Background: an optimization exercise with open tools, aiming at a short achievable clock period and few clock cycles. Do not read the settings as production practice. Function was checked by simulation only, so behaviour that the tests miss may differ from the original.

==> design/flow/design.v <==
`timescale 10ns / 1ns
module mips_cpu(
    input               rst,
    input               clk,
    output reg  [31:0]  PC,
    output reg          Inst_Req_Valid,
    input               Inst_Req_Ack,
    input       [31:0]  Instruction,
    input               Inst_Valid,
    output reg          Inst_Ack,
    output      [31:0]  Address,
    output reg          MemWrite,
    output reg  [31:0]  Write_data,
    output reg  [ 3:0]  Write_strb,
    output reg          MemRead,
    input               Mem_Req_Ack,
    input       [31:0]  Read_data,
    input               Read_data_Valid,
    output reg          Read_data_Ack
);
    parameter BGTZ      = 6'b000_111;  
    parameter BLEZ      = 6'b000_110;  
    parameter BLTZ      = 6'b000_001;  
    parameter REGIMM    = 6'b000_001;  
    parameter BNE       = 6'b000_101;  
    parameter BEQ       = 6'b000_100;  
    parameter J         = 6'b000_010;  
    parameter JAL       = 6'b000_011;  
    parameter JALR_FUNC = 6'b001_001;  
    parameter JR_FUNC   = 6'b001_000;  
    parameter ADDIU     = 6'b001_001;  
    parameter SLTI      = 6'b001_010;  
    parameter SLTIU     = 6'b001_011;  
    parameter ANDI      = 6'b001_100;  
    parameter SPECIAL   = 6'b000_000;  
    parameter ORI       = 6'b001_101;  
    parameter XORI      = 6'b001_110;  
    parameter NOR_FUNC  = 6'b100_111;  
    parameter SLTU_FUNC = 6'b101_011;  
    parameter XOR_FUNC  = 6'b100_110;  
    parameter SLTU      = 6'b101_011;  
    parameter SPECIAL2  = 6'b011_100;
    parameter MUL_FUNC  = 6'b000_010;  
    parameter LW        = 6'b100_011;  
    parameter LUI       = 6'b001_111;  
    parameter LB        = 6'b100_000;  
    parameter LBU       = 6'b100_100;  
    parameter LH        = 6'b100_001;  
    parameter LHU       = 6'b100_101;  
    parameter LWL       = 6'b100_010;  
    parameter LWR       = 6'b100_110;  
    parameter SW        = 6'b101_011;  
    parameter SB        = 6'b101_000;  
    parameter SH        = 6'b101_001;  
    parameter SWL       = 6'b101_010;  
    parameter SWR       = 6'b101_110;  
    parameter MOVN      = 6'b001_011;  
    parameter MOVZ      = 6'b001_010;  
    parameter SRA_FUNC  = 6'b000_011;  
    parameter SRAV_FUNC = 6'b000_111;  
    parameter SRL_FUNC  = 6'b000_010;  
    parameter SRLV_FUNC = 6'b000_110;  
    parameter SLL_FUNC  = 6'b000_000;  
    parameter SLLV_FUNC = 6'b000_100;  
    parameter IF        = 7'b000_0001;
    parameter IW        = 7'b000_0010;
    parameter ID_EX     = 7'b000_0100;
    parameter ST        = 7'b000_1000;
    parameter LD        = 7'b001_0000;
    parameter RDW       = 7'b010_0000;
    parameter WB        = 7'b100_0000;
    reg         [31:0]  Instruction_i;
    reg         [31:0]  Read_data_i;
    reg         [ 6:0]  state;
    reg         [ 6:0]  state_next;
    wire        [31:0]  mips_alu_in_a;
    wire        [31:0]  mips_alu_in_b;
    wire                mips_alu_out_Overflow;
    wire                mips_alu_out_CarryOut;
    wire                mips_alu_out_Zero;
    wire        [31:0]  mips_alu_out_Result;
    reg         [ 4:0]  mips_rf_in_waddr; 
    wire                mips_rf_in_wen;
    reg         [31:0]  mips_rf_in_wdata;
    wire        [31:0]  mips_rf_out_rdata_1;
    wire        [31:0]  mips_rf_out_rdata_2;
    wire        [ 4:0]  mips_rf_in_addr_1;
    wire        [ 4:0]  mips_rf_in_addr_2;
    wire                mips_cu_out_RegDst;
    wire                mips_cu_out_ALUSrc;
    wire                mips_cu_out_Mem2Reg;
    wire                mips_cu_out_RegWrite;
    wire                mips_cu_out_Branch;
    wire                mips_cu_out_Jump;
    wire                mips_cu_out_ALUop_1;
    wire                mips_cu_out_ALUop_0;
    wire                PCWrite;
    wire        [2:0]   ALUctr;
    wire        [3:0]   LoadSign;
    wire        [31:0]  mips_PC_4;
    reg         [31:0]  mips_PC_next;
    wire        [31:0]  mips_sign_extend;
    wire        [ 4:0]  mips_shifter_width;
    wire        [ 1:0]  mips_shifter_control;
    wire        [31:0]  mips_shifter_output;
    alu mips_alu(
        .A(mips_alu_in_a),
        .B(mips_alu_in_b),
        .ALUop(ALUctr),
        .Overflow(mips_alu_out_Overflow),
        .CarryOut(mips_alu_out_CarryOut),
        .Zero(mips_alu_out_Zero),
        .Result(mips_alu_out_Result)
        );
    reg_file mips_rf(
        .rst(rst),
        .clk(clk),
        .waddr(mips_rf_in_waddr),
        .raddr1(mips_rf_in_addr_1),
        .raddr2(mips_rf_in_addr_2),
        .wen(mips_rf_in_wen),
        .wdata(mips_rf_in_wdata),
        .rdata1(mips_rf_out_rdata_1),
        .rdata2(mips_rf_out_rdata_2)
        );
    control_unit mips_cu(
        .OpCode(Instruction[31:26]),
        .Func(Instruction[5:0]),
        .cu_rdata_1(mips_rf_out_rdata_1),
        .cu_rdata_2(mips_rf_out_rdata_2),
        .cu_state_next(state_next),
        .clk(clk),
        .RegDst(mips_cu_out_RegDst),
        .ALUSrc(mips_cu_out_ALUSrc),
        .Mem2Reg(mips_cu_out_Mem2Reg),
        .RegWrite(mips_cu_out_RegWrite),
        .Branch(mips_cu_out_Branch),
        .Jump(mips_cu_out_Jump),
        .ALUop1(mips_cu_out_ALUop_1),
        .ALUop0(mips_cu_out_ALUop_0),
        .PCWrite(PCWrite),
        .LoadSign(LoadSign),
        .ALUctr(ALUctr)
        );
    barrel_shifter mips_shifter(
        .shifter_input(mips_rf_out_rdata_2),
        .shifter_width(mips_shifter_width),
        .shifter_contrl(mips_shifter_control),
        .shifter_output(mips_shifter_output)
        );
    always@(posedge clk) begin
        if(rst)
            state <= IF;
        else
            state <= state_next;
    end
    always@(*) begin
        if(rst)
            state_next = IF;
        else begin
            case(state)
                IF: state_next = (Inst_Req_Ack)? IW:IF;
                IW: state_next = (Inst_Valid)?   ID_EX:IW;
                ST: state_next = (Mem_Req_Ack)?  IF:ST;
                LD: state_next = (Mem_Req_Ack)?  RDW:LD;
                RDW: state_next = (Read_data_Valid)? WB:RDW;
                WB: state_next = IF;
                ID_EX:  begin
                    if((Instruction_i[31:26] == JAL) 
                    || (Instruction_i[31:26] == J) 
                    || (Instruction_i[31:26] == SPECIAL && Instruction_i[5:0] == JR_FUNC) 
                    || (Instruction_i[31:26] == SPECIAL && Instruction_i[5:0] == JALR_FUNC) 
                    || (Instruction_i[31:26] == BEQ) 
                    || (Instruction_i[31:26] == BNE) 
                    || (Instruction_i[31:26] == BLEZ) 
                    || (Instruction_i[31:26] == BLTZ) 
                    || (Instruction_i[31:26] == BGTZ)
                    || (Instruction_i[31:26] == SPECIAL && Instruction_i[5:0]== MOVN)
                    || (Instruction_i[31:26] == SPECIAL && Instruction_i[5:0]== MOVZ))
                        state_next = IF;
                    else if(Instruction_i[31:26] == LBU 
                         || Instruction_i[31:26] == LB 
                         || Instruction_i[31:26] == LW 
                         || Instruction_i[31:26] == LWL
                         || Instruction_i[31:26] == LWR 
                         || Instruction_i[31:26] == LH 
                         || Instruction_i[31:26] == LHU)
                        state_next = LD;
                    else if(Instruction_i[31:26] == SW 
                         || Instruction_i[31:26] == SH
                         || Instruction_i[31:26] == SWL
                         || Instruction_i[31:26] == SWR
                         || Instruction_i[31:26] == SB)
                        state_next = ST;
                    else
                        state_next = WB;
                end
                default: state_next = IF;
            endcase            
        end
    end
    always@(posedge clk)
    begin
        if(state_next == ID_EX) begin
            Instruction_i <= Instruction;            
        end
    end
    always @(posedge clk) begin
        if(state_next == WB) begin
            Read_data_i <= Read_data;
        end
    end
    always @(posedge clk) begin
        if (rst) begin
            PC <= 32'd0;
        end
        else if(state == ID_EX) 
        begin
            PC <= mips_PC_next;
        end
    end
    always @(*) begin
        if (state == ID_EX) begin
            if (PCWrite) 
            begin
                casez({Instruction_i[31:26],Instruction_i[5:0]})
                    12'b000010??????: 
                        mips_PC_next <= {mips_PC_4[31:28],Instruction_i[25:0],2'b00};
                    12'b000011??????: 
                        mips_PC_next <= {mips_PC_4[31:28],Instruction_i[25:0],2'b00};
                    12'b000000001001: 
                        mips_PC_next <= mips_rf_out_rdata_1;
                    12'b000000001000: 
                        mips_PC_next <= mips_rf_out_rdata_1;
                    default: 
                    begin
                        if ((Instruction_i[31:26] == 6'b000_100 && mips_rf_out_rdata_1 == mips_rf_out_rdata_2)  
                         || (Instruction_i[31:26] == 6'b000_101 && mips_rf_out_rdata_1 != mips_rf_out_rdata_2)  
                         || ({Instruction_i[31:26],Instruction_i[20:16]} == {6'b000_001, 5'b000_01} && mips_rf_out_rdata_1[31] == 1'b0)  
                         || (Instruction_i[31:26] == 6'b000_110 && (mips_rf_out_rdata_1[31] == 1'b1 || mips_rf_out_rdata_1 == 32'd0))  
                         || ({Instruction_i[31:26],Instruction_i[20:16]} == {6'b000_001, 5'b000_00} && mips_rf_out_rdata_1[31] == 1'b1)  
                         || (Instruction_i[31:26] == 6'b000_111 && (mips_rf_out_rdata_1[31] == 1'b0 && mips_rf_out_rdata_1 != 32'd0)) )  
                        begin
                            mips_PC_next <= {mips_sign_extend[31], mips_sign_extend[28:0], 2'b00} + mips_PC_4;
                        end
                        else begin
                            mips_PC_next <= mips_PC_4;
                        end
                    end
                endcase
            end
            else begin
                mips_PC_next <= mips_PC_4;
            end              
        end
        else begin
            mips_PC_next <= mips_PC_4;
        end
    end
    assign   mips_PC_4 = PC + 32'd4;
    always @(*) begin
        if ((state == ID_EX) || (state == WB)) begin
            case(LoadSign)
                4'b0000: 
                    mips_rf_in_wdata <= mips_alu_out_Result;
                4'b0001: 
                    mips_rf_in_wdata <= (mips_alu_out_CarryOut == 1'b1) ? {31'd0,1'b1} : {32'd0};
                4'b0010: 
                    mips_rf_in_wdata <= mips_PC_4 + 32'd4;
                4'b0100: 
                    mips_rf_in_wdata <= {Instruction_i[15:0],16'd0};
                4'b0101: 
                    mips_rf_in_wdata <= mips_rf_out_rdata_1;
                4'b0011: 
                begin
                    case(Instruction_i[31:26])
                        LW :mips_rf_in_wdata <= Read_data_i;
                        LB :mips_rf_in_wdata <= (mips_alu_out_Result[1:0] == 2'b00) ? {{24{Read_data_i[ 7]}},Read_data_i[ 7: 0]}
                                              :((mips_alu_out_Result[1:0] == 2'b01) ? {{24{Read_data_i[15]}},Read_data_i[15: 8]}
                                              :((mips_alu_out_Result[1:0] == 2'b10) ? {{24{Read_data_i[23]}},Read_data_i[23:16]}
                                              :((mips_alu_out_Result[1:0] == 2'b11) ? {{24{Read_data_i[31]}},Read_data_i[31:24]}
                                              :  Read_data_i)));
                        LBU:mips_rf_in_wdata <= (mips_alu_out_Result[1:0] == 2'b00) ? {{24'd0},Read_data_i[ 7: 0]}
                                              :((mips_alu_out_Result[1:0] == 2'b01) ? {{24'd0},Read_data_i[15: 8]}
                                              :((mips_alu_out_Result[1:0] == 2'b10) ? {{24'd0},Read_data_i[23:16]}
                                              :((mips_alu_out_Result[1:0] == 2'b11) ? {{24'd0},Read_data_i[31:24]}
                                              :  Read_data_i)));
                        LH :mips_rf_in_wdata <= (mips_alu_out_Result[1] == 1'b0) ? {{16{Read_data_i[15]}},Read_data_i[15: 0]}
                                              :((mips_alu_out_Result[1] == 1'b1) ? {{16{Read_data_i[31]}},Read_data_i[31:16]}
                                              :  Read_data_i);
                        LHU:mips_rf_in_wdata <= (mips_alu_out_Result[1] == 1'b0) ? {{16'd0},Read_data_i[15: 0]}
                                              :((mips_alu_out_Result[1] == 1'b1) ? {{16'd0},Read_data_i[31:16]}
                                              :  Read_data_i);
                        LWL:mips_rf_in_wdata <= (mips_alu_out_Result[1:0] == 2'b00) ? {Read_data_i[ 7: 0],mips_rf_out_rdata_2[23:0]}
                                              :((mips_alu_out_Result[1:0] == 2'b01) ? {Read_data_i[15: 0],mips_rf_out_rdata_2[15:0]}
                                              :((mips_alu_out_Result[1:0] == 2'b10) ? {Read_data_i[23: 0],mips_rf_out_rdata_2[ 7:0]}
                                              :((mips_alu_out_Result[1:0] == 2'b11) ?  Read_data_i
                                              :  Read_data_i)));
                        LWR:mips_rf_in_wdata <= (mips_alu_out_Result[1:0] == 2'b00) ? Read_data_i
                                              :((mips_alu_out_Result[1:0] == 2'b01) ? {mips_rf_out_rdata_2[31:24],Read_data_i[31: 8]}
                                              :((mips_alu_out_Result[1:0] == 2'b10) ? {mips_rf_out_rdata_2[31:16],Read_data_i[31:16]}
                                              :((mips_alu_out_Result[1:0] == 2'b11) ? {mips_rf_out_rdata_2[31: 8],Read_data_i[31:24]}
                                              :  Read_data_i)));
                        default: mips_rf_in_wdata <= 32'd0; 
                    endcase
                end
                4'b1000: 
                    mips_rf_in_wdata <= (mips_alu_out_CarryOut == 1'b1) ? {31'd0,1'b1} : {32'd0};
                4'b1001: 
                    mips_rf_in_wdata <= mips_shifter_output;
                4'b1010: 
                    mips_rf_in_wdata <= ~(mips_rf_out_rdata_1 | mips_rf_out_rdata_2);
                4'b1011: 
                    mips_rf_in_wdata <= mips_rf_out_rdata_1 ^ mips_rf_out_rdata_2;
                4'b1100: 
                    mips_rf_in_wdata <= mips_rf_out_rdata_1 & {16'd0,Instruction_i[15:0]};
                4'b1101: 
                    mips_rf_in_wdata <= mips_rf_out_rdata_1 | {16'd0,Instruction_i[15:0]};
                4'b1110: 
                    mips_rf_in_wdata <= mips_rf_out_rdata_1 ^ {16'd0,Instruction_i[15:0]};
                4'b0110: 
                    mips_rf_in_wdata <= mips_rf_out_rdata_1 * mips_rf_out_rdata_2;
                default: 
                    mips_rf_in_wdata <= 32'd0;
            endcase            
        end
        else begin
            mips_rf_in_wdata <= 32'd0;
        end
    end
    assign mips_rf_in_wen = mips_cu_out_RegWrite;
    assign mips_rf_in_addr_1 = (({Instruction[31:26],Instruction[5:0]} == {SPECIAL,MOVZ}) || ({Instruction[31:26],Instruction[5:0]} == {SPECIAL,MOVN})) ? Instruction[25:21] : Instruction_i[25:21];
    assign mips_rf_in_addr_2 = (({Instruction[31:26],Instruction[5:0]} == {SPECIAL,MOVZ}) || ({Instruction[31:26],Instruction[5:0]} == {SPECIAL,MOVN})) ? Instruction[20:16] : Instruction_i[20:16];
    always @(*) begin
        if ((state == ID_EX) || (state == WB)) begin
            mips_rf_in_waddr <= (Instruction_i[31:26] == JAL) ? 5'd31 : (mips_cu_out_RegDst ? Instruction_i[15:11] : Instruction_i[20:16]);
        end        
        else begin
            mips_rf_in_waddr <= 5'd0; 
        end
    end
    always @(posedge clk) begin
        if ((state == ID_EX) && (LoadSign ==4'b0100)) begin
            case(Instruction_i[31:26])
                SWL: Write_data <=  (mips_alu_out_Result[1:0] == 2'b00) ? {24'd0,mips_rf_out_rdata_2[31:24]}
                                 : ((mips_alu_out_Result[1:0] == 2'b01) ? {16'd0,mips_rf_out_rdata_2[31:16]}
                                 : ((mips_alu_out_Result[1:0] == 2'b10) ? {8'd0,mips_rf_out_rdata_2[31:8]}
                                 : ((mips_alu_out_Result[1:0] == 2'b11) ? mips_rf_out_rdata_2
                                 :   mips_rf_out_rdata_2)));
                SWR: Write_data <=  (mips_alu_out_Result[1:0] == 2'b00) ? mips_rf_out_rdata_2
                                 : ((mips_alu_out_Result[1:0] == 2'b01) ? {mips_rf_out_rdata_2[23: 0],8'd0}
                                 : ((mips_alu_out_Result[1:0] == 2'b10) ? {mips_rf_out_rdata_2[15: 0],16'd0}
                                 : ((mips_alu_out_Result[1:0] == 2'b11) ? {mips_rf_out_rdata_2[ 7: 0],24'd0}
                                 :   mips_rf_out_rdata_2)));
                SB: Write_data  <=  {4{mips_rf_out_rdata_2[7:0]}};
                SH: Write_data  <=  {2{mips_rf_out_rdata_2[15:0]}};
                default: Write_data <=   mips_rf_out_rdata_2;
            endcase                   
        end
        else begin
            Write_data <= mips_rf_out_rdata_2;
        end
    end
    assign      Address              = {mips_alu_out_Result[31:2],2'b00};
    assign      mips_shifter_width   =  (Instruction_i[5:0] == SLL_FUNC) ? Instruction_i[10:6] 
                                     : ((Instruction_i[5:0] == SLLV_FUNC) ? mips_rf_out_rdata_1[4:0]
                                     : ((Instruction_i[5:0] == SRA_FUNC) ? Instruction_i[10:6]
                                     : ((Instruction_i[5:0] == SRAV_FUNC) ? mips_rf_out_rdata_1[4:0]
                                     : ((Instruction_i[5:0] == SRL_FUNC) ? Instruction_i[10:6]
                                     : ((Instruction_i[5:0] == SRLV_FUNC) ? mips_rf_out_rdata_1[4:0]
                                     : 5'd0)))));
    assign      mips_shifter_control =  (({Instruction_i[31:26],Instruction_i[5:0]} == {SPECIAL,SLL_FUNC}) || 
                                         ({Instruction_i[31:26],Instruction_i[5:0]} == {SPECIAL,SLLV_FUNC})) ? 2'b10 
                                     : ((({Instruction_i[31:26],Instruction_i[5:0]} == {SPECIAL,SRA_FUNC}) || 
                                         ({Instruction_i[31:26],Instruction_i[5:0]} == {SPECIAL,SRAV_FUNC})) ? 2'b00
                                     : ((({Instruction_i[31:26],Instruction_i[5:0]} == {SPECIAL,SRL_FUNC}) || 
                                         ({Instruction_i[31:26],Instruction_i[5:0]} == {SPECIAL,SRLV_FUNC})) ? 2'b01
                                     : 2'b00)) ;
    always @(posedge clk) begin
       if ((state == ID_EX) && (LoadSign == 4'b0100)) begin
            case(Instruction_i[31:26])
                SWL:Write_strb <=     (mips_alu_out_Result[1:0] == 2'b00) ? 4'b0001
                                    :((mips_alu_out_Result[1:0] == 2'b01) ? 4'b0011
                                    :((mips_alu_out_Result[1:0] == 2'b10) ? 4'b0111
                                    :((mips_alu_out_Result[1:0] == 2'b11) ? 4'b1111
                                    :4'b1111)));
                SWR:Write_strb <=     (mips_alu_out_Result[1:0] == 2'b00) ? 4'b1111
                                    :((mips_alu_out_Result[1:0] == 2'b01) ? 4'b1110
                                    :((mips_alu_out_Result[1:0] == 2'b10) ? 4'b1100
                                    :((mips_alu_out_Result[1:0] == 2'b11) ? 4'b1000
                                    :4'b1111)));
                SB:Write_strb  <=     (mips_alu_out_Result[1:0] == 2'b00) ? 4'b0001
                                    :((mips_alu_out_Result[1:0] == 2'b01) ? 4'b0010
                                    :((mips_alu_out_Result[1:0] == 2'b10) ? 4'b0100
                                    :((mips_alu_out_Result[1:0] == 2'b11) ? 4'b1000
                                    :4'b1111)));
                SH:Write_strb  <=     (mips_alu_out_Result[1] == 1'b0) ? 4'b0011
                                    :((mips_alu_out_Result[1] == 1'b1) ? 4'b1100
                                    :4'b1111);
                default:Write_strb <= 4'b1111;
            endcase 
        end
        else begin
            Write_strb <= 4'b1111;
        end
    end
    assign    mips_alu_in_a        = mips_rf_out_rdata_1;
    assign    mips_alu_in_b        = mips_cu_out_ALUSrc ? mips_sign_extend : mips_rf_out_rdata_2;
    assign    mips_sign_extend    = {{16{Instruction_i[15]}}, Instruction_i[15:0]};
    always @(posedge clk) begin
        case(state_next)
            IF:begin
                if (rst) begin
                    {Inst_Req_Valid,Inst_Ack,Read_data_Ack,MemRead,MemWrite} <= {1'b0,1'b1,1'b0,2'b00}; 
                end
                else begin
                    {Inst_Req_Valid,Inst_Ack,Read_data_Ack,MemRead,MemWrite} <= {1'b1,1'b0,1'b0,2'b00};
                end
            end
            IW: begin
                {Inst_Req_Valid,Inst_Ack,Read_data_Ack,MemRead,MemWrite} <= {1'b0,1'b1,1'b0,2'b00};
            end
            ID_EX: begin 
                {Inst_Req_Valid,Inst_Ack,Read_data_Ack,MemRead,MemWrite} <= {1'b0,1'b0,1'b0,2'b00};         
            end
            ST: begin
                {Inst_Req_Valid,Inst_Ack,Read_data_Ack,MemRead,MemWrite} <= {1'b0,1'b0,1'b0,2'b01};
            end
            LD: begin
                {Inst_Req_Valid,Inst_Ack,Read_data_Ack,MemRead,MemWrite} <= {1'b0,1'b0,1'b0,2'b10};
            end
            RDW: begin
                {Inst_Req_Valid,Inst_Ack,Read_data_Ack,MemRead,MemWrite} <= {1'b0,1'b0,1'b1,2'b00};
            end
            WB: begin
                {Inst_Req_Valid,Inst_Ack,Read_data_Ack,MemRead,MemWrite} <= {1'b0,1'b0,1'b0,2'b00};
            end
            default: begin
                {Inst_Req_Valid,Inst_Ack,Read_data_Ack,MemRead,MemWrite} <= {1'b0,1'b1,1'b0,2'b00}; 
            end
        endcase            
    end
endmodule
module control_unit(
    input           clk,
    input   [ 5:0]  OpCode,
    input   [ 5:0]  Func,
    input   [31:0]  cu_rdata_1,
    input   [31:0]  cu_rdata_2,
    input   [ 6:0]  cu_state_next,
    output reg      RegDst,
    output reg      ALUSrc,
    output reg      Mem2Reg,
    output reg      RegWrite,
    output reg      Branch,
    output reg      Jump,
    output reg      ALUop1,
    output reg      ALUop0,
    output reg    [3:0]  LoadSign,
    output reg           PCWrite,
    output reg    [2:0]  ALUctr
);
    parameter BGTZ      = 6'b000_111;  
    parameter BLEZ      = 6'b000_110;  
    parameter BLTZ      = 6'b000_001;  
    parameter REGIMM    = 6'b000_001;  
    parameter BNE       = 6'b000_101;  
    parameter BEQ       = 6'b000_100;  
    parameter J         = 6'b000_010;  
    parameter JAL       = 6'b000_011;  
    parameter JALR_FUNC = 6'b001_001;  
    parameter JR_FUNC   = 6'b001_000;  
    parameter ADDIU     = 6'b001_001;  
    parameter SLTI      = 6'b001_010;  
    parameter SLTIU     = 6'b001_011;  
    parameter ANDI      = 6'b001_100;  
    parameter SPECIAL   = 6'b000_000;  
    parameter ORI       = 6'b001_101;  
    parameter XORI      = 6'b001_110;  
    parameter NOR_FUNC  = 6'b100_111;  
    parameter SLTU_FUNC = 6'b101_011;  
    parameter XOR_FUNC  = 6'b100_110;  
    parameter SLTU      = 6'b101_011;  
    parameter SPECIAL2  = 6'b011_100;
    parameter MUL_FUNC  = 6'b000_010;  
    parameter LW        = 6'b100_011;  
    parameter LUI       = 6'b001_111;  
    parameter LB        = 6'b100_000;  
    parameter LBU       = 6'b100_100;  
    parameter LH        = 6'b100_001;  
    parameter LHU       = 6'b100_101;  
    parameter LWL       = 6'b100_010;  
    parameter LWR       = 6'b100_110;  
    parameter SW        = 6'b101_011;  
    parameter SB        = 6'b101_000;  
    parameter SH        = 6'b101_001;  
    parameter SWL       = 6'b101_010;  
    parameter SWR       = 6'b101_110;  
    parameter MOVN      = 6'b001_011;  
    parameter MOVZ      = 6'b001_010;  
    parameter SRA_FUNC  = 6'b000_011;  
    parameter SRAV_FUNC = 6'b000_111;  
    parameter SRL_FUNC  = 6'b000_010;  
    parameter SRLV_FUNC = 6'b000_110;  
    parameter SLL_FUNC  = 6'b000_000;  
    parameter SLLV_FUNC = 6'b000_100;  
    parameter IF        = 7'b000_0001;
    parameter IW        = 7'b000_0010;
    parameter ID_EX     = 7'b000_0100;
    parameter ST        = 7'b000_1000;
    parameter LD        = 7'b001_0000;
    parameter RDW       = 7'b010_0000;
    parameter WB        = 7'b100_0000;
    always @(posedge clk) begin
        case(cu_state_next)
            IF:begin
                {RegWrite, PCWrite} <= {1'b0,1'b0};
            end
            IW: begin
                {RegWrite, PCWrite} <= {1'b0,1'b0};
            end
            ID_EX: begin
                case(OpCode)
                    ADDIU:
                        {Jump, RegDst,ALUSrc,Mem2Reg,RegWrite, Branch, ALUop1,ALUop0, LoadSign, PCWrite, ALUctr} <= {8'b0_0100_0_00,4'b0000, 1'b0, 3'b010}; 
                    SPECIAL: begin
                        case(Func)
                            6'b001_011:
                                {Jump, RegDst,ALUSrc,Mem2Reg,RegWrite, Branch, ALUop1,ALUop0, LoadSign, PCWrite, ALUctr} <= (cu_rdata_2 != 32'd0) ? {8'b0_1001_0_00,4'b0101, 1'b0, 3'b000} : {8'b0_1000_0_00,4'b0101, 1'b0, 3'b000}; 
                            6'b001_010:
                                {Jump, RegDst,ALUSrc,Mem2Reg,RegWrite, Branch, ALUop1,ALUop0, LoadSign, PCWrite, ALUctr} <= (cu_rdata_2 == 32'd0) ? {8'b0_1001_0_00,4'b0101, 1'b0, 3'b000} : {8'b0_1000_0_00,4'b0101, 1'b0, 3'b000}; 
                            6'b001_001:
                                {Jump, RegDst,ALUSrc,Mem2Reg,RegWrite, Branch, ALUop1,ALUop0, LoadSign, PCWrite, ALUctr} <=   {8'b1_1001_0_00,4'b0010, 1'b1, 3'b000};  
                            6'b001_000:
                                {Jump, RegDst,ALUSrc,Mem2Reg,RegWrite, Branch, ALUop1,ALUop0, LoadSign, PCWrite, ALUctr} <=   {8'b1_0000_0_00,4'b1111, 1'b1, 3'b000};  
                            6'b100_110:
                                {Jump, RegDst,ALUSrc,Mem2Reg,RegWrite, Branch, ALUop1,ALUop0, LoadSign, PCWrite, ALUctr} <=   {8'b0_1000_0_00,4'b1011, 1'b0, 3'b000};  
                            6'b100_111:
                                {Jump, RegDst,ALUSrc,Mem2Reg,RegWrite, Branch, ALUop1,ALUop0, LoadSign, PCWrite, ALUctr} <=   {8'b0_1000_0_00,4'b1010, 1'b0, 3'b000};  
                            6'b000_011:
                                {Jump, RegDst,ALUSrc,Mem2Reg,RegWrite, Branch, ALUop1,ALUop0, LoadSign, PCWrite, ALUctr} <=   {8'b0_1000_0_00,4'b1001, 1'b0, 3'b000};  
                            6'b000_111:
                                {Jump, RegDst,ALUSrc,Mem2Reg,RegWrite, Branch, ALUop1,ALUop0, LoadSign, PCWrite, ALUctr} <=   {8'b0_1000_0_00,4'b1001, 1'b0, 3'b000};  
                            6'b000_010:
                                {Jump, RegDst,ALUSrc,Mem2Reg,RegWrite, Branch, ALUop1,ALUop0, LoadSign, PCWrite, ALUctr} <=   {8'b0_1000_0_00,4'b1001, 1'b0, 3'b000};  
                            6'b000_110:
                                {Jump, RegDst,ALUSrc,Mem2Reg,RegWrite, Branch, ALUop1,ALUop0, LoadSign, PCWrite, ALUctr} <=   {8'b0_1000_0_00,4'b1001, 1'b0, 3'b000};  
                            6'b000_000:
                                {Jump, RegDst,ALUSrc,Mem2Reg,RegWrite, Branch, ALUop1,ALUop0, LoadSign, PCWrite, ALUctr} <=   {8'b0_1000_0_00,4'b1001, 1'b0, 3'b000};  
                            6'b000_100: 
                                {Jump, RegDst,ALUSrc,Mem2Reg,RegWrite, Branch, ALUop1,ALUop0, LoadSign, PCWrite, ALUctr} <=   {8'b0_1000_0_00,4'b1001, 1'b0, 3'b000};  
                            6'b101_011:
                                {Jump, RegDst,ALUSrc,Mem2Reg,RegWrite, Branch, ALUop1,ALUop0, LoadSign, PCWrite, ALUctr} <=   {8'b0_1000_0_00,4'b1000, 1'b0, 3'b110};  
                            6'b100_011:
                                {Jump, RegDst,ALUSrc,Mem2Reg,RegWrite, Branch, ALUop1,ALUop0, LoadSign, PCWrite, ALUctr} <=   {8'b0_1000_0_00,4'b0000, 1'b0, 3'b110};  
                            6'b100_001:
                                {Jump, RegDst,ALUSrc,Mem2Reg,RegWrite, Branch, ALUop1,ALUop0, LoadSign, PCWrite, ALUctr} <=   {8'b0_1000_0_00,4'b0000, 1'b0, 3'b010};  
                            6'b100_101:
                                {Jump, RegDst,ALUSrc,Mem2Reg,RegWrite, Branch, ALUop1,ALUop0, LoadSign, PCWrite, ALUctr} <=   {8'b0_1000_0_00,4'b0000, 1'b0, 3'b001};  
                            6'b101_010:
                                {Jump, RegDst,ALUSrc,Mem2Reg,RegWrite, Branch, ALUop1,ALUop0, LoadSign, PCWrite, ALUctr} <=   {8'b0_1000_0_00,4'b0000, 1'b0, 3'b111};  
                            6'b100_000:
                                {Jump, RegDst,ALUSrc,Mem2Reg,RegWrite, Branch, ALUop1,ALUop0, LoadSign, PCWrite, ALUctr} <=   {8'b0_1000_0_00,4'b0000, 1'b0, 3'b010};  
                            6'b100_100:
                                {Jump, RegDst,ALUSrc,Mem2Reg,RegWrite, Branch, ALUop1,ALUop0, LoadSign, PCWrite, ALUctr} <=   {8'b0_1000_0_00,4'b0000, 1'b0, 3'b000};  
                            6'b100_101:
                                {Jump, RegDst,ALUSrc,Mem2Reg,RegWrite, Branch, ALUop1,ALUop0, LoadSign, PCWrite, ALUctr} <=   {8'b0_1000_0_00,4'b0000, 1'b0, 3'b001};  
                            default:
                                {Jump, RegDst,ALUSrc,Mem2Reg,RegWrite, Branch, ALUop1,ALUop0, LoadSign, PCWrite, ALUctr} <=   {8'b0_1000_0_00,4'b0000, 1'b0, 3'b000};  
                        endcase
                    end
                    BEQ:
                        {Jump, RegDst,ALUSrc,Mem2Reg,RegWrite, Branch, ALUop1,ALUop0, LoadSign, PCWrite, ALUctr} <= {8'b0_0000_1_01,4'b0000, 1'b1, 3'b110};  
                    BNE:
                        {Jump, RegDst,ALUSrc,Mem2Reg,RegWrite, Branch, ALUop1,ALUop0, LoadSign, PCWrite, ALUctr} <= {8'b0_0000_1_01,4'b0000, 1'b1, 3'b110};  
                    REGIMM:
                        {Jump, RegDst,ALUSrc,Mem2Reg,RegWrite, Branch, ALUop1,ALUop0, LoadSign, PCWrite, ALUctr} <= {8'b0_0000_1_00,4'b1111, 1'b1, 3'b000};  
                    BLEZ:
                        {Jump, RegDst,ALUSrc,Mem2Reg,RegWrite, Branch, ALUop1,ALUop0, LoadSign, PCWrite, ALUctr} <= {8'b0_0000_1_00,4'b1111, 1'b1, 3'b000};  
                    BGTZ:
                        {Jump, RegDst,ALUSrc,Mem2Reg,RegWrite, Branch, ALUop1,ALUop0, LoadSign, PCWrite, ALUctr} <= {8'b0_0000_1_00,4'b1111, 1'b1, 3'b000};  
                    SLTI:
                        {Jump, RegDst,ALUSrc,Mem2Reg,RegWrite, Branch, ALUop1,ALUop0, LoadSign, PCWrite, ALUctr} <= {8'b0_0100_0_00,4'b0000, 1'b0, 3'b111};  
                    SLTIU:
                        {Jump, RegDst,ALUSrc,Mem2Reg,RegWrite, Branch, ALUop1,ALUop0, LoadSign, PCWrite, ALUctr} <= {8'b0_0100_0_00,4'b0001, 1'b0, 3'b110};  
                    J:
                        {Jump, RegDst,ALUSrc,Mem2Reg,RegWrite, Branch, ALUop1,ALUop0, LoadSign, PCWrite, ALUctr} <= {8'b1_0000_0_00,4'b1111, 1'b1, 3'b000};  
                    JAL:
                        {Jump, RegDst,ALUSrc,Mem2Reg,RegWrite, Branch, ALUop1,ALUop0, LoadSign, PCWrite, ALUctr} <= {8'b1_0001_0_00,4'b0010, 1'b1, 3'b000};  
                    LUI:
                        {Jump, RegDst,ALUSrc,Mem2Reg,RegWrite, Branch, ALUop1,ALUop0, LoadSign, PCWrite, ALUctr} <= {8'b0_0000_0_00,4'b0100, 1'b0, 3'b000};  
                    ANDI:
                        {Jump, RegDst,ALUSrc,Mem2Reg,RegWrite, Branch, ALUop1,ALUop0, LoadSign, PCWrite, ALUctr} <= {8'b0_0000_0_00,4'b1100, 1'b0, 3'b000};  
                    ORI:
                        {Jump, RegDst,ALUSrc,Mem2Reg,RegWrite, Branch, ALUop1,ALUop0, LoadSign, PCWrite, ALUctr} <= {8'b0_0000_0_00,4'b1101, 1'b0, 3'b000};  
                    XORI:
                        {Jump, RegDst,ALUSrc,Mem2Reg,RegWrite, Branch, ALUop1,ALUop0, LoadSign, PCWrite, ALUctr} <= {8'b0_0000_0_00,4'b1110, 1'b0, 3'b000};  
                    SPECIAL2:begin
                        if (Func == MUL_FUNC) begin
                            {Jump, RegDst,ALUSrc,Mem2Reg,RegWrite, Branch, ALUop1,ALUop0, LoadSign, PCWrite, ALUctr} <= {8'b0_0000_0_00,4'b0110, 1'b0, 3'b000}; 
                        end
                        else begin
                            {Jump, RegDst,ALUSrc,Mem2Reg,RegWrite, Branch, ALUop1,ALUop0, LoadSign, PCWrite, ALUctr} <= {8'b0_0000_0_00,4'b0000, 1'b0, 3'b000};
                        end
                    end
                    LW:
                        {Jump, RegDst,ALUSrc,Mem2Reg,RegWrite, Branch, ALUop1,ALUop0, LoadSign, PCWrite, ALUctr} <= {8'b0_0110_0_00,4'b0011, 1'b0, 3'b010};  
                    LB:
                        {Jump, RegDst,ALUSrc,Mem2Reg,RegWrite, Branch, ALUop1,ALUop0, LoadSign, PCWrite, ALUctr} <= {8'b0_0110_0_00,4'b0011, 1'b0, 3'b010};  
                    LBU:
                        {Jump, RegDst,ALUSrc,Mem2Reg,RegWrite, Branch, ALUop1,ALUop0, LoadSign, PCWrite, ALUctr} <= {8'b0_0110_0_00,4'b0011, 1'b0, 3'b010};  
                    LH:
                        {Jump, RegDst,ALUSrc,Mem2Reg,RegWrite, Branch, ALUop1,ALUop0, LoadSign, PCWrite, ALUctr} <= {8'b0_0110_0_00,4'b0011, 1'b0, 3'b010};  
                    LHU:
                        {Jump, RegDst,ALUSrc,Mem2Reg,RegWrite, Branch, ALUop1,ALUop0, LoadSign, PCWrite, ALUctr} <= {8'b0_0110_0_00,4'b0011, 1'b0, 3'b010};  
                    LWL:
                        {Jump, RegDst,ALUSrc,Mem2Reg,RegWrite, Branch, ALUop1,ALUop0, LoadSign, PCWrite, ALUctr} <= {8'b0_0110_0_00,4'b0011, 1'b0, 3'b010};  
                    LWR:
                        {Jump, RegDst,ALUSrc,Mem2Reg,RegWrite, Branch, ALUop1,ALUop0, LoadSign, PCWrite, ALUctr} <= {8'b0_0110_0_00,4'b0011, 1'b0, 3'b010};  
                    SW:
                        {Jump, RegDst,ALUSrc,Mem2Reg,RegWrite, Branch, ALUop1,ALUop0, LoadSign, PCWrite, ALUctr} <= {8'b0_0100_0_00,4'b0100, 1'b0, 3'b010};  
                    SB:
                        {Jump, RegDst,ALUSrc,Mem2Reg,RegWrite, Branch, ALUop1,ALUop0, LoadSign, PCWrite, ALUctr} <= {8'b0_0100_0_00,4'b0100, 1'b0, 3'b010};  
                    SH:
                        {Jump, RegDst,ALUSrc,Mem2Reg,RegWrite, Branch, ALUop1,ALUop0, LoadSign, PCWrite, ALUctr} <= {8'b0_0100_0_00,4'b0100, 1'b0, 3'b010};  
                    SWL:
                        {Jump, RegDst,ALUSrc,Mem2Reg,RegWrite, Branch, ALUop1,ALUop0, LoadSign, PCWrite, ALUctr} <= {8'b0_0100_0_00,4'b0100, 1'b0, 3'b010};  
                    SWR:
                        {Jump, RegDst,ALUSrc,Mem2Reg,RegWrite, Branch, ALUop1,ALUop0, LoadSign, PCWrite, ALUctr} <= {8'b0_0100_0_00,4'b0100, 1'b0, 3'b010};  
                    default:
                        {Jump, RegDst,ALUSrc,Mem2Reg,RegWrite, Branch, ALUop1,ALUop0, LoadSign, PCWrite, ALUctr} <= {8'b0_0000_0_00,4'b1111, 1'b0, 3'b000};  
                endcase
            end
            ST: begin
                {RegWrite, PCWrite} <= {1'b0,1'b0};
            end
            LD: begin
                {RegWrite, PCWrite} <= {1'b0,1'b0};
            end
            RDW: begin
                {RegWrite, PCWrite} <= {1'b0,1'b0};
            end
            WB: begin
                {RegWrite, PCWrite} <= {1'b1,1'b0};
            end
            default: begin
                {Jump, RegDst,ALUSrc,Mem2Reg,RegWrite, Branch, ALUop1,ALUop0, LoadSign, PCWrite, ALUctr} <= {8'b0_0000_0_00,4'b1111, 1'b0, 3'b000};
            end
        endcase
    end
endmodule
module barrel_shifter(
    input       [31:0] shifter_input,
    input       [ 4:0] shifter_width,
    input       [ 1:0] shifter_contrl,
    output reg  [31:0] shifter_output
    );
    reg         [31:0] temp;
    always @(*) begin
        case (shifter_contrl)
            2'b00 : begin  
                temp = shifter_width[0] ? {{shifter_input[31]}, shifter_input[31:1]} : shifter_input;
                temp = shifter_width[1] ? {{2{temp[31]}}, temp[31:2]} : temp;
                temp = shifter_width[2] ? {{4{temp[31]}}, temp[31:4]} : temp;
                temp = shifter_width[3] ? {{8{temp[31]}}, temp[31:8]} : temp;
                temp = shifter_width[4] ? {{16{temp[31]}}, temp[31:16]} : temp;
            end
            2'b01 : begin  
                temp = shifter_width[0] ? {1'b0, shifter_input[31:1]} : shifter_input;
                temp = shifter_width[1] ? {2'b0, temp[31:2]} : temp;
                temp = shifter_width[2] ? {4'b0, temp[31:4]} : temp;
                temp = shifter_width[3] ? {8'b0, temp[31:8]} : temp;
                temp = shifter_width[4] ? {16'b0, temp[31:16]} : temp;
            end
            2'b10 : begin  
                temp = shifter_width[0] ? {shifter_input[30:0], 1'b0} : shifter_input;
                temp = shifter_width[1] ? {temp[29:0], 2'b0} : temp;
                temp = shifter_width[2] ? {temp[27:0], 4'b0} : temp;
                temp = shifter_width[3] ? {temp[23:0], 8'b0} : temp;
                temp = shifter_width[4] ? {temp[15:0], 16'b0} : temp;                
            end
            2'b11 : begin  
                temp = shifter_width[0] ? {shifter_input[30:0], 1'b0} : shifter_input;
                temp = shifter_width[1] ? {temp[29:0], 2'b0} : temp;
                temp = shifter_width[2] ? {temp[27:0], 4'b0} : temp;
                temp = shifter_width[3] ? {temp[23:0], 8'b0} : temp;
                temp = shifter_width[4] ? {temp[15:0], 16'b0} : temp;             
            end
            default : begin
                temp = 32'd0;
            end
        endcase
        shifter_output = temp;
    end
endmodule
module reg_file(
    input clk,
    input rst,
    input [5 - 1:0] waddr,
    input [5 - 1:0] raddr1,
    input [5 - 1:0] raddr2,
    input wen,
    input [32 - 1:0] wdata,
    output [32 - 1:0] rdata1,
    output [32 - 1:0] rdata2
);
    reg [31:0] r[31:0];
    assign rdata1 = r[raddr1];
    assign rdata2 = r[raddr2];
    always @(posedge clk) begin
        if (rst) begin
            r[0] <= 32'b0;
        end
        else if(wen && waddr) begin
            r[waddr] <= wdata;
        end
    end
endmodule
module alu(
    input [32 - 1:0] A,
    input [32 - 1:0] B,
    input [2:0] ALUop,
    output Overflow,
    output CarryOut,
    output Zero,
    output reg [32 - 1:0] Result
);
    parameter   AND      = 3'b000,    
                OR       = 3'b001,    
                ADD      = 3'b010,    
                SUBTRACT = 3'b110,    
                SLT      = 3'b111;    
    reg LastCout;                     
    reg SecondLastCout;               
    reg [32 - 1:0] Sum;      
    always @(*) begin
    SecondLastCout = 1'b0;
    LastCout = 1'b0;
    Sum = 32'b0;
        case (ALUop)
            AND: begin
                Result = A & B; 
            end
             OR: begin
                Result = A | B; 
             end
            ADD: begin
                {LastCout, Result} = {1'b0,A} + {1'b0,B};
            end
            SUBTRACT: begin
                {SecondLastCout,Result[32 - 2:0]} 
            = {1'b0,A[32 - 2:0]} + {1'b0,~B[32 - 2:0]} + 32'b1;
                {LastCout,Result[32 - 1]} 
            = {1'b0,A[32 - 1]} + {1'b0,~B[32 - 1]} 
            + {1'b0,SecondLastCout};
            end
            SLT: begin
                Sum = A + (~B + 32'b1);
                Result = (A[32 - 1] == B[32 - 1]) 
            ? ((Sum[32 - 1] == 1'b1) ? 32'b1 : 32'b0) 
                        : ((A[32 - 1] == 1'b1) ? 32'b1 : 32'b0);
            end
            default: begin
                Result = 32'b0; 
        LastCout = 1'b0;
        SecondLastCout = 1'b0;
        Result = 32'b0;
        Sum = 32'b0;
            end
        endcase
    end
    assign CarryOut = (ALUop == ADD && LastCout == 1'b1) || (ALUop == SUBTRACT && LastCout == 1'b0);
    assign Overflow = ((ALUop == SUBTRACT) && (LastCout ^ SecondLastCout))
                   || (
              (ALUop == ADD) 
              && (A[32 - 1] == B[32 - 1]) 
              && (B[32 - 1] != Result[32 - 1])
              );
    assign Zero = (ALUop == ADD || ALUop == SUBTRACT || ALUop == AND || ALUop == OR) 
        && (Result == 32'b0);
endmodule
`timescale 10 ns / 1 ns
module mips_cpu_top (
	input			mips_cpu_clk,
    input			mips_cpu_reset,
    output  [31:0]	mips_cpu_axi_if_araddr,
    input			mips_cpu_axi_if_arready,
    output			mips_cpu_axi_if_arvalid,
    output reg [31:0]	mips_cpu_axi_if_awaddr,
    input			    mips_cpu_axi_if_awready,
    output reg			mips_cpu_axi_if_awvalid,
    output			mips_cpu_axi_if_bready,
    input	[1:0]	mips_cpu_axi_if_bresp,
    input			mips_cpu_axi_if_bvalid,
    input	[31:0]	mips_cpu_axi_if_rdata,
    output			mips_cpu_axi_if_rready,
    input	[1:0]	mips_cpu_axi_if_rresp,
    input			mips_cpu_axi_if_rvalid,
    output reg [31:0]	mips_cpu_axi_if_wdata,
    input			    mips_cpu_axi_if_wready,
    output reg [3:0]	mips_cpu_axi_if_wstrb,
    output reg			mips_cpu_axi_if_wvalid
);
wire [31:0] PC;
wire Inst_Req_Valid;
wire Inst_Req_Ack;
wire [31:0] Instruction;
wire Inst_Valid;
wire Inst_Ack;
wire [31:0] Address;
wire MemWrite;
wire [31:0] Write_data;
wire [3:0] Write_strb;
wire MemRead;
wire Mem_Req_Ack;
wire [31:0] Read_data;
wire Read_data_Valid;
wire Read_data_Ack;
reg aw_req_ack_tag;
reg w_req_ack_tag;
reg [1:0] ar_req_tag;
always @(posedge mips_cpu_clk)
begin
	if (mips_cpu_reset == 1'b1)
	begin
		mips_cpu_axi_if_awaddr <= 'd0;
		mips_cpu_axi_if_awvalid <= 1'b0;
		aw_req_ack_tag <= 1'b0;
	end
	else if (~mips_cpu_axi_if_awvalid & (~mips_cpu_axi_if_wvalid) & MemWrite & (~Mem_Req_Ack))
	begin
		mips_cpu_axi_if_awaddr <= Address;
		mips_cpu_axi_if_awvalid <= 1'b1;
		aw_req_ack_tag <= 1'b0;
	end
	else if (mips_cpu_axi_if_awvalid & mips_cpu_axi_if_awready)
	begin
		mips_cpu_axi_if_awaddr <= 'd0;
		mips_cpu_axi_if_awvalid <= 1'b0;
		aw_req_ack_tag <= 1'b1;
	end
	else if (aw_req_ack_tag & w_req_ack_tag)
	begin
		mips_cpu_axi_if_awaddr <= mips_cpu_axi_if_awaddr;
		mips_cpu_axi_if_awvalid <= mips_cpu_axi_if_awvalid;
		aw_req_ack_tag <= 1'b0;
	end
	else
	begin
		mips_cpu_axi_if_awaddr <= mips_cpu_axi_if_awaddr;
		mips_cpu_axi_if_awvalid <= mips_cpu_axi_if_awvalid;
		aw_req_ack_tag <= aw_req_ack_tag;
	end
end
always @(posedge mips_cpu_clk)
begin
	if (mips_cpu_reset == 1'b1)
	begin
		mips_cpu_axi_if_wdata <= 'd0;
		mips_cpu_axi_if_wstrb <= 4'b0;
		mips_cpu_axi_if_wvalid <= 1'b0;
		w_req_ack_tag <= 1'b0;
	end
	else if (~mips_cpu_axi_if_awvalid & (~mips_cpu_axi_if_wvalid) & MemWrite & (~Mem_Req_Ack))
	begin
		mips_cpu_axi_if_wdata <= Write_data;
		mips_cpu_axi_if_wstrb <= Write_strb;
		mips_cpu_axi_if_wvalid <= 1'b1;
		w_req_ack_tag <= 1'b0;
	end
	else if (mips_cpu_axi_if_wvalid & mips_cpu_axi_if_wready)
	begin
		mips_cpu_axi_if_wdata <= 'd0;
		mips_cpu_axi_if_wstrb <= 4'b0;
		mips_cpu_axi_if_wvalid <= 1'b0;
		w_req_ack_tag <= 1'b1;
	end
	else if (aw_req_ack_tag & w_req_ack_tag)
	begin
		mips_cpu_axi_if_wdata <= mips_cpu_axi_if_wdata;
		mips_cpu_axi_if_wstrb <= mips_cpu_axi_if_wstrb;
		mips_cpu_axi_if_wvalid <= mips_cpu_axi_if_wvalid;
		w_req_ack_tag <= 1'b0;
	end
	else
	begin
		mips_cpu_axi_if_wdata <= mips_cpu_axi_if_wdata;
		mips_cpu_axi_if_wstrb <= mips_cpu_axi_if_wstrb;
		mips_cpu_axi_if_wvalid <= mips_cpu_axi_if_wvalid;
		w_req_ack_tag <= w_req_ack_tag;
	end
end
assign mips_cpu_axi_if_araddr = Inst_Req_Valid ? PC : (MemRead ? Address : 'd0);
assign mips_cpu_axi_if_arvalid = Inst_Req_Valid | MemRead;
always @(posedge mips_cpu_clk)
begin
	if (mips_cpu_reset == 1'b1)
		ar_req_tag <= 2'b00;
	else if ( (~|ar_req_tag) & mips_cpu_axi_if_arvalid & mips_cpu_axi_if_arready )
		ar_req_tag <= {MemRead, Inst_Req_Valid};
	else if ((|ar_req_tag) & mips_cpu_axi_if_rvalid & mips_cpu_axi_if_rready)
		ar_req_tag <= 2'b00;
	else
		ar_req_tag <= ar_req_tag;
end
assign mips_cpu_axi_if_rready = (Inst_Ack | Read_data_Ack);
assign mips_cpu_axi_if_bready = 1'b1;
assign Inst_Req_Ack = Inst_Req_Valid & mips_cpu_axi_if_arready;
assign Instruction = {32{ar_req_tag[0]}} & mips_cpu_axi_if_rdata;
assign Inst_Valid = ar_req_tag[0] & mips_cpu_axi_if_rvalid;
assign Read_data = {32{ar_req_tag[1]}} & mips_cpu_axi_if_rdata;
assign Read_data_Valid = ar_req_tag[1] & mips_cpu_axi_if_rvalid;
assign Mem_Req_Ack = (MemWrite & aw_req_ack_tag & w_req_ack_tag) | (MemRead & mips_cpu_axi_if_arready);
mips_cpu	u_mips_cpu (	
	.clk			(mips_cpu_clk),
	.rst			(mips_cpu_reset),
	.PC				(PC),
	.Inst_Req_Valid	(Inst_Req_Valid),
	.Inst_Req_Ack	(Inst_Req_Ack),
	.Instruction	(Instruction),
	.Inst_Valid		(Inst_Valid),
	.Inst_Ack		(Inst_Ack),
	.Address		(Address),
	.MemWrite		(MemWrite),
	.Write_data		(Write_data),
	.Write_strb		(Write_strb),
	.MemRead		(MemRead),
	.Mem_Req_Ack	(Mem_Req_Ack),
	.Read_data		(Read_data),
	.Read_data_Valid(Read_data_Valid),
	.Read_data_Ack	(Read_data_Ack)
);
endmodule
==> design/flow/run.sh <==
#!/bin/bash
# synth_recipe.tcl (not shown) runs the flow's synth.tcl, then flattens the netlist and writes it again
# the make line also repeats each setting of config.mk as NAME=value (left out here)
make -C /OpenROAD-flow-scripts/flow DESIGN_CONFIG=/design/flow/config.mk WORK_HOME=/design/flow/orfs CLKGATE_MAP_FILE= SYNTH_SCRIPT=/design/flow/synth_recipe.tcl finish
==> design/flow/config.mk <==
export PLATFORM = sky130hd
export DESIGN_NAME = mips_cpu_top
export DESIGN_NICKNAME = mips_cpu_top
export VERILOG_FILES = /design/flow/design.v
export SDC_FILE = /design/flow/constraint.sdc
export NUM_CORES = 4
export LEC_CHECK = 0
export CAP_MARGIN = 20
export CORE_MARGIN = 2
export CORE_UTILIZATION = 35
export SLEW_MARGIN = 20
==> design/flow/constraint.sdc <==
create_clock -name core_clock -period 18.0 [get_ports {mips_cpu_clk}]
set_input_delay 3.6000 -clock core_clock [delete_from_list [all_inputs] [get_ports {mips_cpu_clk}]]
set_output_delay 3.6000 -clock core_clock [all_outputs]
set_load 0.01 [all_outputs]
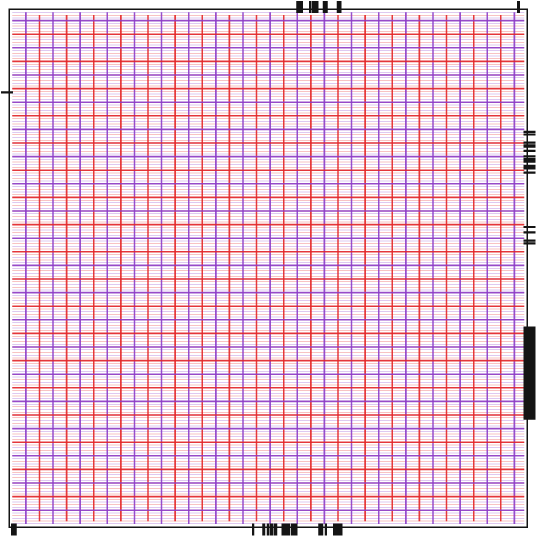
Figure 1: power grid.
Scale: 1 px per um. Pins as bars on the die edge.
legend:
  VDD:
    colour: red
  VSS:
    colour: purple
signal pins: 148
met4 straps: 37
met5 straps: 37
rows: 188
core area: 262000 um^2

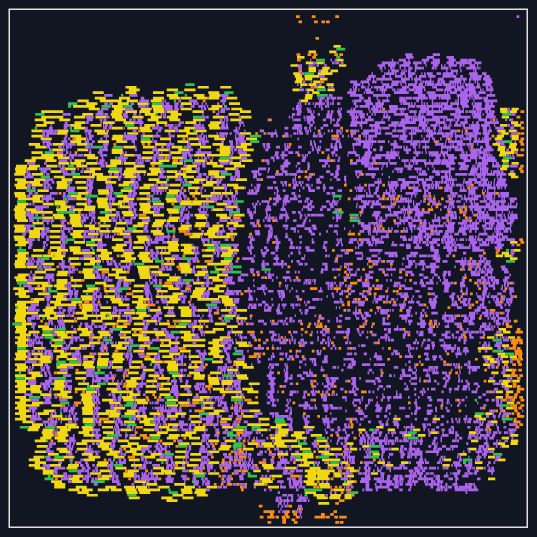
Figure 2: cells coloured by class.
Scale: 1 px per um.
legend:
  remaining logic cells:
    colour: purple
    cells: 7546
  remaining buffers and delay cells:
    colour: orange
    cells: 748
  clock drivers and dummy loads:
    colour: green
    cells: 252
  sequential cells:
    colour: yellow
    cells: 1251

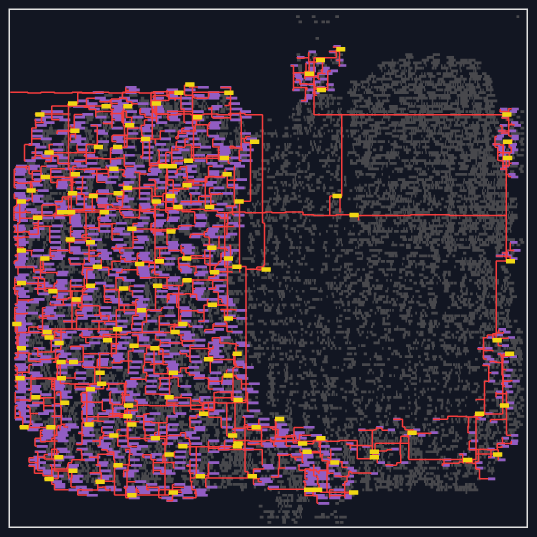
Figure 3: clock wires, drivers and flops.
Scale: 1 px per um.
legend:
  flip-flops:
    colour: purple
    count: 1251
  clock wires:
    colour: red
    length: 17700 um
  clock-net drivers:
    colour: yellow
    count: 142
routed clock nets: 143
setup skew after layout: 0.0722 ns

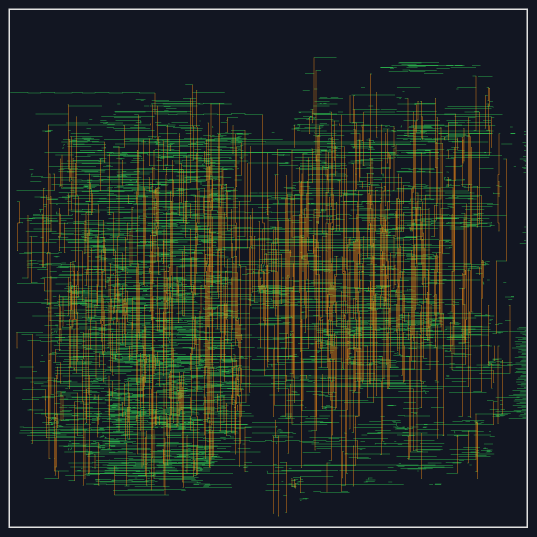
Figure 4: metal layers overlaid.
Scale: 1 px per um. Two of the layers only.
legend:
  M4:
    colour: orange
    wire_length: 43.1 mm
  M3:
    colour: green
    wire_length: 60.8 mm

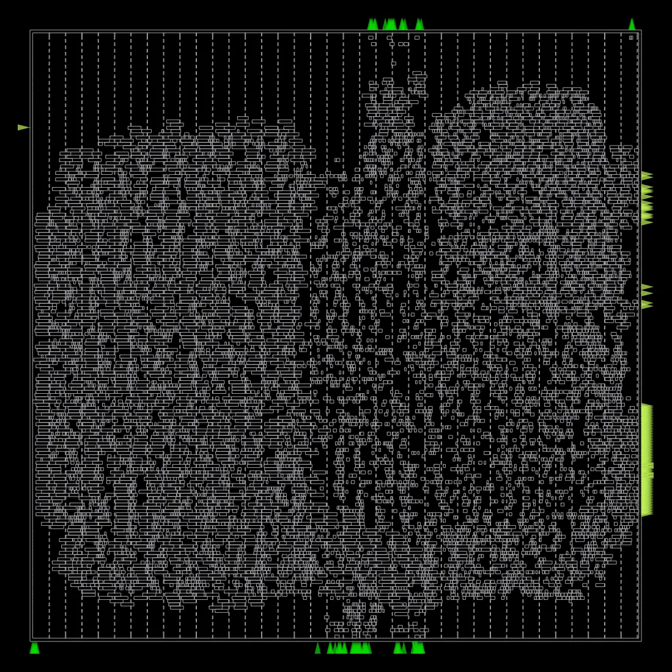
Figure 5: placement view.
number of cells in the finished layout apart from fillers: 13.3k
core utilization of the finished layout: 0.402

## worst min-delay path by stage
stage          slack, ns  cells after the start                         to
6_report            0.48                      2  mips_cpu_axi_if_wdata[31]
5_1_grt             0.51                      2  mips_cpu_axi_if_wdata[18]
4_1_cts             0.49                      2   mips_cpu_axi_if_wstrb[0]
3_5_place_dp        0.47                      2  mips_cpu_axi_if_wdata[31]
3_3_place_gp        0.46                      2  mips_cpu_axi_if_wdata[12]
2_1_floorplan       0.46                      2   mips_cpu_axi_if_wdata[0]
## final cells by class
type / instances / area [um^2]
inverters: 715 / 2680
well taps: 3515 / 4400
multi-input cells: 6831 / 51200
diodes: 25 / 62.6
repair buffers: 748 / 6450
clock buffers: 176 / 3720
clock inverters: 76 / 838
fillers: 25500 / 156000
flip-flops and latches: 1251 / 36000
## per-stage QoR
stage	instances	worst slack (ns)	hold slack, ns
after floorplan	9513	2.80	0.456
after global placement	13100	0.846	0.459
after detailed placement	13100	0.795	0.466
after CTS	13300	0.748	0.485
after global routing	13300	0.0919	0.512
final	13300	0.508	0.482
## sequential cells by signal (all words and copies together) (netlist names), 7 cells and up
name / cells
u_mips_cpu.mips_rf.r: 1024
u_mips_cpu.Write_data: 32
u_mips_cpu.Instruction_i: 32
mips_cpu_axi_if_awaddr: 30
mips_cpu_axi_if_wdata: 32
u_mips_cpu.PC: 32
u_mips_cpu.Read_data_i: 32
u_mips_cpu.state: 7
## worst reg2reg max path: cells and delay by family (launching register included)
kind / cells / cell delay (ns)
compound gates: 12 / 3.08
mux: 1 / 0.23
simple gates: 7 / 1.98
flops: 1 / 0.30
buf+inv: 16 / 4.31
fa+ha+maj: 9 / 3.51
## per-layer routing
layer  part of all wire  global-route usage  vias up
li1                   -                   -    34900
met1               0.36               0.432    42900
met2               0.43               0.535     6438
met3               0.12               0.108     1728
met4              0.089               0.259       28
met5            0.00038                   0        -
==> run notes <==
- The die span in y is 517 um.
- In this run the cell area of the synthesized design comes to ~92000 um^2.
- The simple-gate share of the synthesized area is 0.145.
- Synthesis inferred 1251 register bits.
- The ratio of routed vias to standard cells is 6.45.
- The accumulated negative setup slack is 0 ns.
- For this block, the routed nets add up to 486000 um of wire.
- The slack of the worst reg-to-reg path is between 4 and 5 ns.
- The run finished with no timing, DRC or antenna violations.
- The count of buffers added on input and output ports is 139.
- By area, the combinational part of the netlist is dominated by compound AO/OA/AOI/OAI gates.
- The final routed DRC violation total is 0.
- The end of the worst register-to-register path is u_mips_cpu.mips_rf.r[4][27].
- The count of TritonRoute iterations in the first routing pass is 7.
- The die is 517 um wide.
- Buffers inserted during clock tree synthesis total 142.
- The worst hold path belongs to the class flop to flop.
- Sorting the synthesized cells by how often they occur yields 1478 x nand2_1, 1097 x edfxtp_1, 765 x nor2_1.
- In this run the clock root is driven by a clkbuf_16.
- The biggest fanout along the worst timing path is 38.
- The routability congestion estimate from global placement is 1.08.
- The synthesized-area fraction occupied by ao, oa, aoi and oai cells came to 0.168.
- The startpoint of the lowest-slack register-to-register path is ar_req_tag[0].
- Of the total synthesized cell area, the portion taken by full adders, half adders and majority gates is 0.135.
- The time the final worst path needs with I/O delays and setup is 17.49 ns.
- Summing all placed instances gives a cell area of roughly 100000 um^2.
- The critical path startpoint category is an input port.
- Global routing finished with a remaining overflow of 0.
- Entering global routing, the biggest net connects 80 pins.
- The number of hold violations in the final report is 0.
- The post-route cell area is 105000 um^2.
- The leading area contributor after synthesis is edfxtp_1.
- The maximum clock rate is approximately 57 MHz.
- The top cell types in the final layout, fill and taps aside, are 1476 x nand2_1, 1097 x edfxtp_1, 727 x nor2_1.
- The number of maximum-capacitance violations is 0.
- The first-pass GRT wire length is 665000 um.
- By instance count, the leading cell after synthesis is nand2_1.
Testbench counts, summed over its fixed seeds: cycles 458,160.

[afterwards: timing with drivers on the ports]
The flow's constraints put no driver on any port. The routed layout listed below was extracted and timed again, unchanged, in two steps.
Step 1 (the two cells are an assumption about what drives the block):
set clk [get_ports {mips_cpu_clk}]
set_driving_cell -lib_cell sky130_fd_sc_hd__clkbuf_16 $clk
set_driving_cell -lib_cell sky130_fd_sc_hd__buf_2 [delete_from_list [all_inputs] $clk]
Step 2, shift: input delay + t, output delay - t, t = (earliest + latest rising clock arrival at the registers) / 2. This alone moves slack from input paths to output paths.
Slacks: ideal ports / drivers / drivers and shift; pairs: ideal ports / drivers.
t, ns: 0.908
setup slack, ns: 0.508 / 0.484 / 0.484
clock arrival spread, ns: 0.072 / 0.072
worst register clock-pin slew, ns: 0.07 / 0.07
After both steps this run still meets setup and hold. For this run, drivers alone change the setup slack by -0.024 ns; drivers and shift together by -0.024 ns.
